From an optimization exercise on the open Yosys and OpenROAD flow, aimed at a short achievable clock period and few clock cycles; shortcuts taken in it are not production practice.
Only simulation tests tie the RTL to the original design; equivalence was not proved.
Power and IR drop assume default switching activity.

File: run.sh
#!/bin/bash
# synth_recipe.tcl (not shown) runs the flow's synth.tcl, then flattens the netlist and writes it again
# the make line also repeats each setting of config.mk as NAME=value (left out here)
make -C /OpenROAD-flow-scripts/flow DESIGN_CONFIG=/design/flow/config.mk WORK_HOME=/design/flow/orfs CLKGATE_MAP_FILE= SYNTH_SCRIPT=/design/flow/synth_recipe.tcl finish
File: config.mk
export PLATFORM = sky130hd
export DESIGN_NAME = CPU
export DESIGN_NICKNAME = CPU
export VERILOG_FILES = /design/flow/design.v
export SDC_FILE = /design/flow/constraint.sdc
export NUM_CORES = 4
export LEC_CHECK = 0
export CAP_MARGIN = 20
export CORE_MARGIN = 2
export CORE_UTILIZATION = 40
export SLEW_MARGIN = 20
File: design.v
`timescale 1ns / 1ps
module half_adder(A, B, Cout, Sum);
	input A, B;
	output Cout, Sum;
	assign Sum = A^B;
	assign Cout = A&B;
endmodule
`timescale 1ns / 1ps
module full_adder(A, B, Cin, Cout, Sum);
	input A, B, Cin;
	output Cout, Sum;
	wire S;
	wire [1:0] C;
	half_adder HA_1(.A(A), .B(B), .Cout(C[0]), .Sum(S));
	half_adder HA_2(.A(S), .B(Cin), .Cout(C[1]), .Sum(Sum));
	assign Cout = C[0] | C[1];
endmodule
`timescale 1ns / 1ps
module add_sub(A, B, cond, out);
	parameter nBit = 16;
	input [nBit-1:0] A, B;
	input cond;
	output [nBit-1:0] out;
	reg [nBit-1:0] B_actual;
	wire [nBit-1:0] c;
	always@(*)
	begin
		if(cond)
			B_actual <= ~B + cond;
		else
			B_actual <= B;
	end
	genvar i;
	generate
		for(i=0; i <= nBit-1; i=i+1)
		begin: generate_add_sub
			if(i==0)
				half_adder HA(A[0], B_actual[0], c[0], out[0]);
			else
				full_adder FA(A[i], B_actual[i], c[i-1], c[i], out[i]);
		end
	endgenerate
endmodule
`timescale 1ns / 1ps
module ShiftArray(In, sh_cond, out);
	parameter nBit = 16;
	input [nBit-1:0] In;
	input sh_cond;
	output reg [nBit-1:0] out;
	always@(*)
	begin
		if(sh_cond == 0)
			out <= {In[nBit-2:0], 1'b0};
		else
			out <= {In[nBit-1], In[nBit-1:1]};
	end
endmodule
`timescale 1ns / 1ps
module ALU(FS, A, B, out);
	parameter nBit = 16;
	input [2:0] FS;
	input [nBit-1:0] A, B;
	output reg [nBit-1:0] out;
	wire [nBit-1:0] arith_out;
	add_sub #(nBit) CE1(.A(A),
							  .B(B),
							  .cond(FS[0]),
							  .out(arith_out));
	always@(*)
	begin
		if(FS[2:1] == 2'b00)
			out <= arith_out;
		else  
		begin
			case(FS[1:0])
				2'b10: out <= A & B;
				2'b11: out <= A | B;
				2'b00: out <= A ^ B;
				2'b01: out <= ~A;
			endcase
		end
	end
endmodule
`timescale 1ns / 1ps
module FunctionalUnit(FS, A, B, A_thru, B_thru, zero_flag, out);
	parameter nBit = 16;
	input [2:0] FS;
	input [nBit-1:0] A, B;
	input A_thru, B_thru;
	output reg zero_flag;
	output reg [nBit-1:0] out;
	wire [nBit-1:0] ALU_out;
	wire [nBit-1:0] shift_out;
	ALU #(nBit) CE2(.FS(FS),
						 .A(A),
						 .B(B),
						 .out(ALU_out));
	ShiftArray #(nBit) CE3(.In(A),
								  .sh_cond(FS[0]),
								  .out(shift_out));
	always@(*)
	begin
		if(B_thru)
			out <= B;
		else if(A_thru)
			out <= A;
		else
		begin
			if(FS[2] && FS[1])
				out <= shift_out;
			else
				out <= ALU_out;
		end
	end
	always@(*)
	begin
		if(out == 0)
			zero_flag <= 1;
		else
			zero_flag <= 0;
	end
endmodule
`timescale 1ns / 1ps
module register_file(D, DA, AA, BA, RW, clk, reset, A, B);
	parameter nBit = 16;
	input [15:0] D;
	input [3:0] DA, AA, BA;
	input RW, reset, clk;
	output reg [15:0] A, B;
	reg [15:0] reg0, reg1, reg2, reg3, reg4, reg5, reg6, reg7, reg8, reg9, reg10, reg11, reg12, reg13, reg14, reg15;
	always @(negedge clk)
	begin
		if(reset)
		begin
			reg0 <= 0;
			reg1 <= 0;
			reg2 <= 0;
			reg3 <= 0;
			reg4 <= 0;
			reg5 <= 0;
			reg6 <= 0;
			reg7 <= 0;
			reg8 <= 0;
			reg9 <= 0;
			reg10 <= 0;
			reg11 <= 0;
			reg12 <= 0;
			reg13 <= 0;
			reg14 <= 0;
			reg15 <= 0;
		end
		else
		begin
			if(RW)
			begin
				case(DA)
					4'b0000: reg0 <= D;
					4'b0001: reg1 <= D;
					4'b0010: reg2 <= D;
					4'b0011: reg3 <= D;
					4'b0100: reg4 <= D;
					4'b0101: reg5 <= D;
					4'b0110: reg6 <= D;
					4'b0111: reg7 <= D;
					4'b1000: reg8 <= D;
					4'b1001: reg9 <= D;
					4'b1010: reg10 <= D;
					4'b1011: reg11 <= D;
					4'b1100: reg12 <= D;
					4'b1101: reg13 <= D;
					4'b1110: reg14 <= D;
					4'b1111: reg15 <= D;
				endcase
			end
			else if(RW == 0)
			begin
				reg0 <= reg0;
				reg1 <= reg1;
				reg2 <= reg2;
				reg3 <= reg3;
				reg4 <= reg4;
				reg5 <= reg5;
				reg6 <= reg6;
				reg7 <= reg7;
				reg8 <= reg8;
				reg9 <= reg9;
				reg10 <= reg10;
				reg11 <= reg11;
				reg12 <= reg12;
				reg13 <= reg13;
				reg14 <= reg14;
				reg15 <= reg15;
			end
		end
	end
	always @(*)
	begin
		case(AA)
			4'b0000 : A <= reg0;
			4'b0001 : A <= reg1;
			4'b0010 : A <= reg2;
			4'b0011 : A <= reg3;
			4'b0100 : A <= reg4;
			4'b0101 : A <= reg5;
			4'b0110 : A <= reg6;
			4'b0111 : A <= reg7;
			4'b1000 : A <= reg8;
			4'b1001 : A <= reg9;
			4'b1010 : A <= reg10;
			4'b1011 : A <= reg11;
			4'b1100 : A <= reg12;
			4'b1101 : A <= reg13;
			4'b1110 : A <= reg14;
			4'b1111 : A <= reg15;
		endcase
		case(BA)
			4'b0000 : B <= reg0;
			4'b0001 : B <= reg1;
			4'b0010 : B <= reg2;
			4'b0011 : B <= reg3;
			4'b0100 : B <= reg4;
			4'b0101 : B <= reg5;
			4'b0110 : B <= reg6;
			4'b0111 : B <= reg7;
			4'b1000 : B <= reg8;
			4'b1001 : B <= reg9;
			4'b1010 : B <= reg10;
			4'b1011 : B <= reg11;
			4'b1100 : B <= reg12;
			4'b1101 : B <= reg13;
			4'b1110 : B <= reg14;
			4'b1111 : B <= reg15;
		endcase
	end
endmodule
`timescale 1ns / 1ps
module datapath(mem, PC, PC_prev, DA, AA, BA, FS, RW, MB, MD, MJ, MM, MK, A_thru, B_thru, reset, clk, zero_flag, MUX_B, MUX_M, A);
	parameter nBit = 16;
	input [nBit-1:0] mem;
	input [5:0] PC, PC_prev;
	input [3:0] DA, AA, BA;
	input [2:0] FS;
	input RW, MB, MD, MJ, MM, MK, A_thru, B_thru, reset, clk;
	output zero_flag;
	output [nBit-1:0] A;
	output reg [nBit-1:0] MUX_B;
	output reg [5:0] MUX_M;
	wire [nBit-1:0] D, B;
	wire [3:0] MUX_K;
	reg [nBit-1:0] MUX_D;
	reg [nBit-1:0] MUX_J;
	assign MUX_K = MK ? DA:AA;
	register_file #(nBit) CE4(.D(MUX_J),
									  .DA(DA),
									  .AA(MUX_K),
									  .BA(BA),
									  .RW(RW),
									  .reset(reset),
									  .clk(clk),
									  .A(A),
									  .B(B));
	always@(*)
	begin
		if(MB == 1)
			MUX_B <= {8'b00000000,{AA, BA}};
		else
			MUX_B <= B;
	end
	always@(*)
	begin
		if(MM == 1)
			MUX_M <= PC;
		else
			MUX_M <= A[5:0];
	end
	FunctionalUnit #(nBit) CE5(.FS(FS),
										.A(A),
										.B(MUX_B),
										.A_thru(A_thru),
										.B_thru(B_thru),
										.zero_flag(zero_flag),
										.out(D));
	always@(*)
	begin
		if(MD == 1)
			MUX_D <= mem;
		else
			MUX_D <= D;
	end
	always@(*)
	begin
		if(MJ == 1)
			MUX_J <= PC_prev;
		else
			MUX_J <= MUX_D;
	end
endmodule
`timescale 1ns / 1ps
module instruction_decoder(opcode, DA, FS, RW, MB, MD, MJ, MM, MW, MK, B_thru, A_thru);
	input [3:0] opcode, DA;
	output reg [2:0] FS;
	output reg RW, MB, MD, MJ, MM, MW, MK, A_thru, B_thru;
	always@(*)
	begin
		FS <= opcode[2:0];
		RW <= 0;
		MB <= 0;
		MD <= 0;
		MJ <= 0;
		MM <= 0;
		MW <= 0;
		MK <= 0;
		A_thru <= 0;
		B_thru <= 0;
		if(opcode[3] == 0)
		begin
			RW <= 1;
			MB <= 0;
			MD <= 0;
			MJ <= 0;
			MW <= 0;
			MK <= 0;
			A_thru <= 0;
			B_thru <= 0;
			case(opcode)
				4'b0000: FS <= 3'b000;
				4'b0001: FS <= 3'b001;
				4'b0010: FS <= 3'b010;
				4'b0011: FS <= 3'b011;
				4'b0100: FS <= 3'b100;
				4'b0101: FS <= 3'b101;
				4'b0110: FS <= 3'b110;
				4'b0111: FS <= 3'b111;
			endcase
		end
		else if(opcode == 4'b1000)
		begin
			RW <= 1;
			MB <= 1;
			MD <= 0;
			MJ <= 0;
			MW <= 0;
			MK <= 0;
			A_thru <= 0;
			B_thru <= 1;
		end
		else if(opcode == 4'b1001 || opcode == 4'b1010)
		begin
			MM <= 0;
			A_thru <= 0;
			B_thru <= 0;
			MJ <= 0;
			MB <= 0;
			MK <= 0;
			if(opcode[1:0] == 2'b01)
			begin
				RW <= 1;
				MD <= 1;
				MW <= 0;
			end
			else if(opcode[1:0] == 2'b10)
			begin
				RW <= 0;
				MD <= 0;
				MW <= 1;
			end
		end
		else if(opcode == 4'b1011 || opcode == 4'b1100)
		begin
			RW <= 0;
			MB <= 0;
			MD <= 0;
			MJ <= 0;
			MW <= 0;
			MK <= 1;
			A_thru <= 1;
			B_thru <= 0;
		end
		else if(opcode == 4'b1101)
		begin
			RW <= 1;
			MB <= 0;
			MD <= 0;
			MJ <= 1;
			MW <= 0;
			MK <= 0;
			A_thru <= 0;
			B_thru <= 0;
		end
		else if(opcode == 4'b1110)
		begin
			RW <= 0;
			MB <= 0;
			MD <= 0;
			MJ <= 0;
			MW <= 0;
			MK <= 0;
			A_thru <= 0;
			B_thru <= 0;
		end
		else if(opcode == 4'b1111 && DA == 4'b0000)
		begin
			RW <= 0;
			MB <= 0;
			MD <= 0;
			MJ <= 0;
			MW <= 0;
			MK <= 0;
			A_thru <= 0;
			B_thru <= 0;
		end
		else if(opcode == 4'b1111 && DA == 4'b1111)
		begin
			RW <= 0;
			MB <= 0;
			MD <= 0;
			MJ <= 0;
			MW <= 0;
			MK <= 0;
			A_thru <= 0;
			B_thru <= 0;
		end
	end
endmodule
`timescale 1ns / 1ps
module control_logic(opcode, DA, zero_flag, clk, reset, FS, PS, IL, MB, MD, MJ, RW, MM, MW, MK, A_thru, B_thru, done);
	parameter nBit = 16;
	parameter s0 = 3'b000,
				 s1 = 3'b001,
				 s2 = 3'b010,
				 s3 = 3'b011,
				 s4 = 3'b100,
				 s5 = 3'b101;
	input [3:0] opcode, DA;
	input zero_flag, clk, reset;
	output [2:0] FS;
	output reg [1:0] PS;
	output reg IL, MM, RW, done;
	output MB, MD, MJ, MW, MK, A_thru, B_thru;
	reg [2:0] state;
	wire MM_decode;
	wire RW_decode;
	instruction_decoder SE1(.opcode(opcode),
									.DA(DA),
									.FS(FS),
									.RW(RW_decode),
									.MB(MB),
									.MD(MD),
									.MJ(MJ),
									.MM(MM_decode),
									.MW(MW),
									.MK(MK),
									.B_thru(B_thru),
									.A_thru(A_thru));
	always@(posedge clk)
	begin
		if(reset)
		begin
			state <= s0;
		end
		else
		begin
			case(state)
				s0: state <= s1;
				s1:
				begin
					if(opcode[3] == 0 || opcode == 4'b1000 || opcode == 4'b1001 || opcode == 4'b1010 || (opcode == 4'b1011 && zero_flag == 0) || (opcode == 4'b1100 && zero_flag == 1))
						state <= s2;
					else if((opcode == 4'b1011 && zero_flag == 1) || (opcode == 4'b1100 && zero_flag == 0) || (opcode == 4'b1101) || (opcode == 4'b1110))
						state <= s3;
					else if(opcode == 4'b1111 && DA == 4'b0000)
						state <= s4;
					else if(opcode == 4'b1111 && DA == 4'b1111)
						state <= s5;
				end
				s2: state <= s1;
				s3: state <= s1;
				s4: state <= s1;
				s5: state <= s5;
			endcase
		end
	end
	always@(*)
	begin
		done <= 0;
		PS <= 2'b00;
		IL <= 0;
		MM <= 1;
		RW <= 0;
		case(state)
			s0:
			begin
				done <= 0;
				PS <= 2'b00;
				IL <= 0;
				MM <= 1;
				RW <= 0;
			end
			s1:  
			begin
				PS <= 2'b00;
				IL <= 1;
				MM <= 0;
				RW <= RW_decode;
			end
			s2:
			begin
				PS <= 2'b01;
				IL <= 0;
				MM <= 1;
				RW <= 0;
			end
			s3:
			begin
				PS <= 2'b10;
				IL <= 0;
				MM <= 1;
				RW <= 0;
			end
			s4:
			begin
				PS <= 2'b11;
				IL <= 0;
				MM <= 1;
				RW <= 0;
			end
			s5:
			begin
				done <= 1;
				IL <= 0;
				MM <= 1;
				RW <= 0;
			end
		endcase
	end
endmodule
`timescale 1ns / 1ps
module instruction_reg(control_word, instruct_load, reset, clk, opcode, DA, AA, BA);
	parameter nBit = 16;
	input [nBit-1:0] control_word;
	input instruct_load;
	input reset, clk;
	output reg [3:0] opcode, DA, AA, BA;
	always@(negedge clk)
	begin
		if(reset)
		begin
			opcode <= 0;
			DA <= 0;
			AA <= 0;
			BA <= 0;
		end
		else
		begin
			if(instruct_load)
			begin
				opcode <= control_word[nBit-1:nBit-4];
				DA <= control_word[nBit-5:nBit-8];
				AA <= control_word[nBit-9:nBit-12];
				BA <= control_word[nBit-13:nBit-16];
			end
			else if(instruct_load == 0)
			begin
				opcode <= opcode;
				DA <= DA;
				AA <= AA;
				BA <= BA;
			end
		end
	end
endmodule
`timescale 1ns / 1ps
module program_counter(A, AA, BA, PS, clk, reset, PC, PC_prev);
	input [5:0] A;
	input [3:0] AA, BA;
	input [1:0] PS;
	input clk, reset;
	output reg [5:0] PC;
	output reg [5:0] PC_prev;
	always@(negedge clk)
	begin
		if(reset)
		begin
			PC <= 0;
			PC_prev <= 0;
		end
		else
		begin
			case(PS)
				2'b00: 
				begin
					PC <= PC;
					PC_prev <= PC_prev;
				end
				2'b01:
				begin
					PC <= PC + 1'b1;
					PC_prev <= PC_prev + 1'b1;
				end
				2'b10:
				begin
					PC <= PC + 1'b1 + ({AA[1:0], BA});
					PC_prev <= PC + 1'b1;	 
				end
				2'b11:
				begin
					PC <= A;
					PC_prev <= A;
				end
			endcase
		end
	end
endmodule
`timescale 1ns / 1ps
module controller(A, data_from_rom, zero_flag, clk, reset, DA, AA, BA, FS, IL, RW, MB, MD, MJ, MM, MW, MK, A_thru, B_thru, PC, PC_prev, done);
	parameter nBit = 16;
	input [nBit-1:0] A, data_from_rom; 
	input clk, reset, zero_flag;
	output [5:0] PC, PC_prev;
	output [3:0] DA, AA, BA;
	output [2:0] FS;
	output IL, RW, MB, MD, MJ, MM, MW, MK, A_thru, B_thru, done;
	wire [3:0] opcode;
	wire [1:0] PS;
	program_counter SE2(.A(A[5:0]),
							  .AA(AA),
							  .BA(BA),
							  .PS(PS),
							  .clk(clk),
							  .reset(reset),
							  .PC(PC),
							  .PC_prev(PC_prev));
	instruction_reg #(nBit) SE3(.control_word(data_from_rom),
										 .instruct_load(IL),
										 .reset(reset),
										 .clk(clk),
										 .opcode(opcode),
										 .DA(DA),
										 .AA(AA),
										 .BA(BA));
	control_logic #(nBit) SE4(.opcode(opcode),
									  .DA(DA),
									  .zero_flag(zero_flag),
									  .clk(clk),
									  .reset(reset),
									  .FS(FS),
									  .PS(PS),
									  .IL(IL),
									  .MB(MB),
									  .MD(MD),
									  .MJ(MJ),
									  .RW(RW),
									  .MM(MM),
									  .MW(MW),
									  .MK(MK),
									  .A_thru(A_thru),
									  .B_thru(B_thru),
									  .done(done));
endmodule
`timescale 1ns / 1ps
module CPU(data_from_rom, reset, clk, address_to_rom, enable_to_rom, data_from_ram, data_to_ram, write_enable_to_ram, address_to_ram, read_enable_to_ram, enable_ram_read);
	parameter nBit = 16;
	input [nBit-1:0] data_from_rom, data_from_ram;
	input clk, reset;
	output [nBit-1:0] data_to_ram;
	output [5:0] address_to_rom, address_to_ram;
	output enable_to_rom, write_enable_to_ram, read_enable_to_ram, enable_ram_read;
	wire [nBit-1:0] A;
	wire [5:0] PC, PC_prev;
	wire [3:0] DA, AA, BA;
	wire [2:0] FS;
	wire zero_flag, IL, RW, MB, MD, MJ, MM, MW, MK, A_thru, B_thru, done;
	controller #(nBit) T1(.A(A),
								 .data_from_rom(data_from_rom),
								 .zero_flag(zero_flag),
								 .clk(clk), .reset(reset),
								 .DA(DA),
								 .AA(AA),
								 .BA(BA),
								 .FS(FS),
								 .IL(IL),
								 .RW(RW),
								 .MB(MB),
								 .MD(MD),
								 .MJ(MJ),
								 .MM(MM),
								 .MW(MW),
								 .MK(MK),
								 .A_thru(A_thru),
								 .B_thru(B_thru),
								 .PC(PC),
								 .PC_prev(PC_prev),
								 .done(done));
	datapath #(nBit) T2(.mem(data_from_ram),
							  .PC(PC),
							  .PC_prev(PC_prev),
							  .DA(DA),
							  .AA(AA),
							  .BA(BA),
							  .FS(FS),
							  .RW(RW),
							  .MB(MB),
							  .MD(MD),
							  .MJ(MJ),
							  .MM(MM),
							  .MK(MK),
							  .A_thru(A_thru),
							  .B_thru(B_thru),
							  .reset(reset),
							  .clk(clk),
							  .zero_flag(zero_flag),
							  .MUX_B(data_to_ram),
							  .MUX_M(address_to_rom),
							  .A(A));
	assign enable_to_rom = ~IL;
	assign write_enable_to_ram = MW;
	assign read_enable_to_ram = 1'b1;
	assign address_to_ram = A[5:0];
	assign enable_ram_read = done;
endmodule
File: constraint.sdc
create_clock -name core_clock -period 22.0 [get_ports {clk}]
set_input_delay 4.4000 -clock core_clock [delete_from_list [all_inputs] [get_ports {clk}]]
set_output_delay 4.4000 -clock core_clock [all_outputs]
set_load 0.01 [all_outputs]
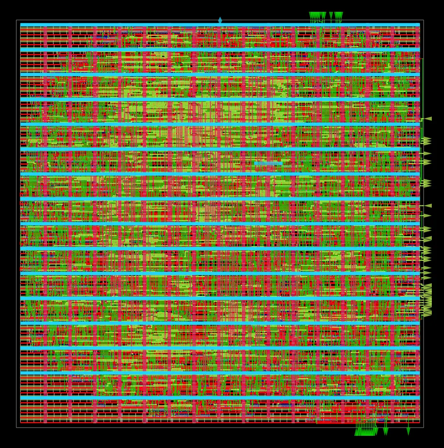
Fig. 1. Top view of the die.
final core utilization: 0.482
Non-Filler Instances: 3,532

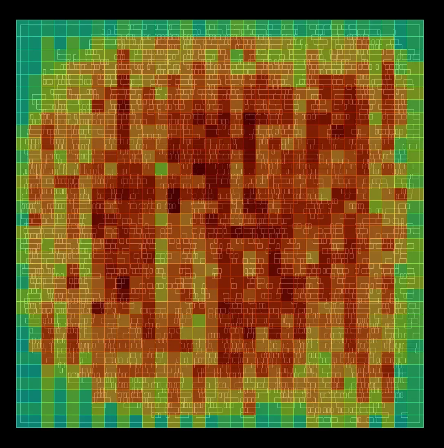
Fig. 2. Congestion heat map.
Total GRT Usage: 0.400
met1 usage: 0.511
DR WL/cell: 29.0 um
busiest grt layer: met2
met3 usage: 0.102

state kept, by name, summed over array words and instances (netlist names):
name	cells
T1.SE2.PC	6
T1.SE2.PC_prev	6
T1.SE3.AA	4
T1.SE3.BA	4
T1.SE3.DA	4
T1.SE3.opcode	4
T1.SE4.state	3
T2.CE4.reg0	16
T2.CE4.reg1	16
T2.CE4.reg10	16
T2.CE4.reg11	16
T2.CE4.reg12	16
T2.CE4.reg13	16
T2.CE4.reg14	16
T2.CE4.reg15	16
T2.CE4.reg2	16
T2.CE4.reg3	16
T2.CE4.reg4	16
T2.CE4.reg5	16
T2.CE4.reg6	16
T2.CE4.reg7	16
T2.CE4.reg8	16
T2.CE4.reg9	16
power groups by stage:
stage          logic [W]  clock network [W]  registers (W)
2_1_floorplan   0.000452          0.0000781       0.000554
3_3_place_gp    0.000728          0.0000781       0.000570
3_5_place_dp    0.000733          0.0000781       0.000570
4_1_cts         0.000736           0.000876       0.000563
5_1_grt         0.000798           0.000936       0.000564
6_report        0.000763           0.000867       0.000565
routing by layer:
| layer | wire length (um) | GRT usage | vias to the layer above |
|---|---|---|---|
| met4 | 6710 | 0.253 | 2 |
| met1 | 40300 | 0.511 | 10900 |
| met5 | 13 | 0 | - |
| li1 | - | - | 9890 |
| met2 | 43900 | 0.601 | 1741 |
| met3 | 11300 | 0.102 | 386 |
how the worst max path moves through the flow:
stage / slack (ns) / depth (start not counted) / end / start
2_1_floorplan: 1.93 / 40 / T1.SE4.state[0] / T1.SE3.opcode[1]
3_3_place_gp: 0.75 / 35 / T1.SE4.state[0] / T1.SE3.opcode[1]
3_5_place_dp: 0.67 / 35 / T1.SE4.state[0] / T1.SE3.opcode[1]
4_1_cts: 0.59 / 35 / T1.SE4.state[0] / T1.SE3.opcode[1]
5_1_grt: 0.05 / 35 / T1.SE4.state[0] / T1.SE3.opcode[1]
6_report: 0.37 / 35 / T1.SE4.state[0] / T1.SE3.opcode[1]
stage by stage:
stage | setup slack, ns | utilization
floorplan | 1.93 | -
global placement | 0.755 | 0.432
detailed placement | 0.672 | 0.432
CTS | 0.588 | 0.482
global route | 0.0528 | 0.482
finish | 0.374 | 0.482
layout make-up:
type,instances,share of cell area
flip-flops and latches,287,0.251
multi-input cells,2029,0.533
inverters,62,0.0102
clock inverters,313,0.0597
repair buffers,187,0.0696
clock buffers,39,0.0426
well taps,615,0.0336
==> summary.txt <==
STA
  • Slew Limit Fails: 0
  • Worst-Margin Slew: 1.24 ns
  • WHS: 0.475 ns
  • Final Hold Fails: 0
  • Setup_tns: 0 ns
  • RSZ-0062 raised after global routing: false
  • Slew margin rel.: 0.174

Routing
  • Antenna Nets Post-Route: 0
  • 1st-iter DRT viols: 3,289
  • Vias/cell: 6.50
  • DRC: 0
  • Vias: 22,900
  • Routed wire length: 102 mm

Synth
  • Post-synth top area share: 0.300
  • Synthesis warning total: 10
  • Yosys cell types: 103
  • Syn Nets: 2,697
  • Post-synthesis mux area share: 0.0510
  • Post-Synthesis Cells: 2,607
  • Top cell type by total area after synthesis: dfxtp_1
  • Top_reg_cell synth: dfxtp_1
  • Compound-Gate Fraction of Synth Area: 0.289
  • Adder-Cell Fraction of Synth Area: 0.0424
  • Avg Inst Size Synth: 7.35 um^2
  • Most numerous cell in the Yosys netlist: nand2_1
  • Most frequent cells after synthesis: nand2_1 (608), a21oi_1 (318), dfxtp_1 (287)
  • Main combinational cell family by area after synthesis: compound AO/OA/AOI/OAI gates

Power and ir drop
  • Fraction of power spent switching nets: 0.440
  • Clk pwr share: 0.395
  • Internal power: 0.00123 W
  • Peak VDD IR: 0.0623 mV
  • Post-layout power: 0.00219 W
  • Share of power burned in registers: 0.257
  • Leak: 9.03 nW

Clock tree
  • CTS root buffer: clkbuf_16
  • CTS buffer count: 37
  • Clk sink count: 287
  • Post-CTS setup buffer count: 0
  • Latest clock arrival within the worst-skew pair: 0.63 ns
  • TritonCTS clock tree: built
  • Max H-tree Level: 2
  • Post-CTS Resized: 0

Cells and area
  • Area delta synth->final: 19.4%
  • Storage cell area: 5750 um^2
  • Design Area, Final: 22,900 um^2
  • Filler cell count: 4,816
  • Commonest non-fill, non-tap cell in the layout: nand2_1
  • Final net count: 2,978
  • Share of cells above drive strength 1: 0.110
  • Most frequent cells in the layout: nand2_1 (608), inv_1 (346), a21oi_1 (318)

Worst setup path
  • Worst path required time: 22.48 ns
  • Crit-path max FO: 16
  • Worst r2r src: T1.SE3.opcode[1]
  • Startpoint types: register
  • RR Endpoint: T1.SE4.state[0]
  • Worst-case reg-to-reg path depth: 35
  • Delay-heaviest family, CP: adder cells
  • WP buf/inv: 6
  • Crit path DAT: 22.11 ns
  • Crit-path max cell delay: 0.64 ns
  • Most used cell, CP: fa_1
  • Setup slack, reg-to-reg: 0.37 ns
  • Crit Path Class: reg -> reg

Global route
  • Grt ovf: 0
  • Largest net degree at the start of global routing: 158
  • Initial antenna violation count: 1
  • Global-route wire length before repair: 147 mm
  • Vias in the first global route: 21,900

Hold path
  • Hold crit path type: reg -> reg
  • Worst Hold End: T2.CE4.reg8[7]
  • Hold Path Depth: 2

Placed design
  • IO buf count: 64
  • DP Cell Count: 3,181
  • DP HPWL: 71.9 mm
  • Routability cong.: 1.08
  • Post-Place Cell Area: 20,600 um^2

Floorplan
  • Die extent in x: 223 um
  • Core area: 47,500 um^2
  • Io pins: 66
  • Die Height: 223 um
  • Std cell rows: 80

Outcome
  • Status: timing/DRC/antenna clean
Testbench counts, summed over its fixed seeds: cycles 68,620.
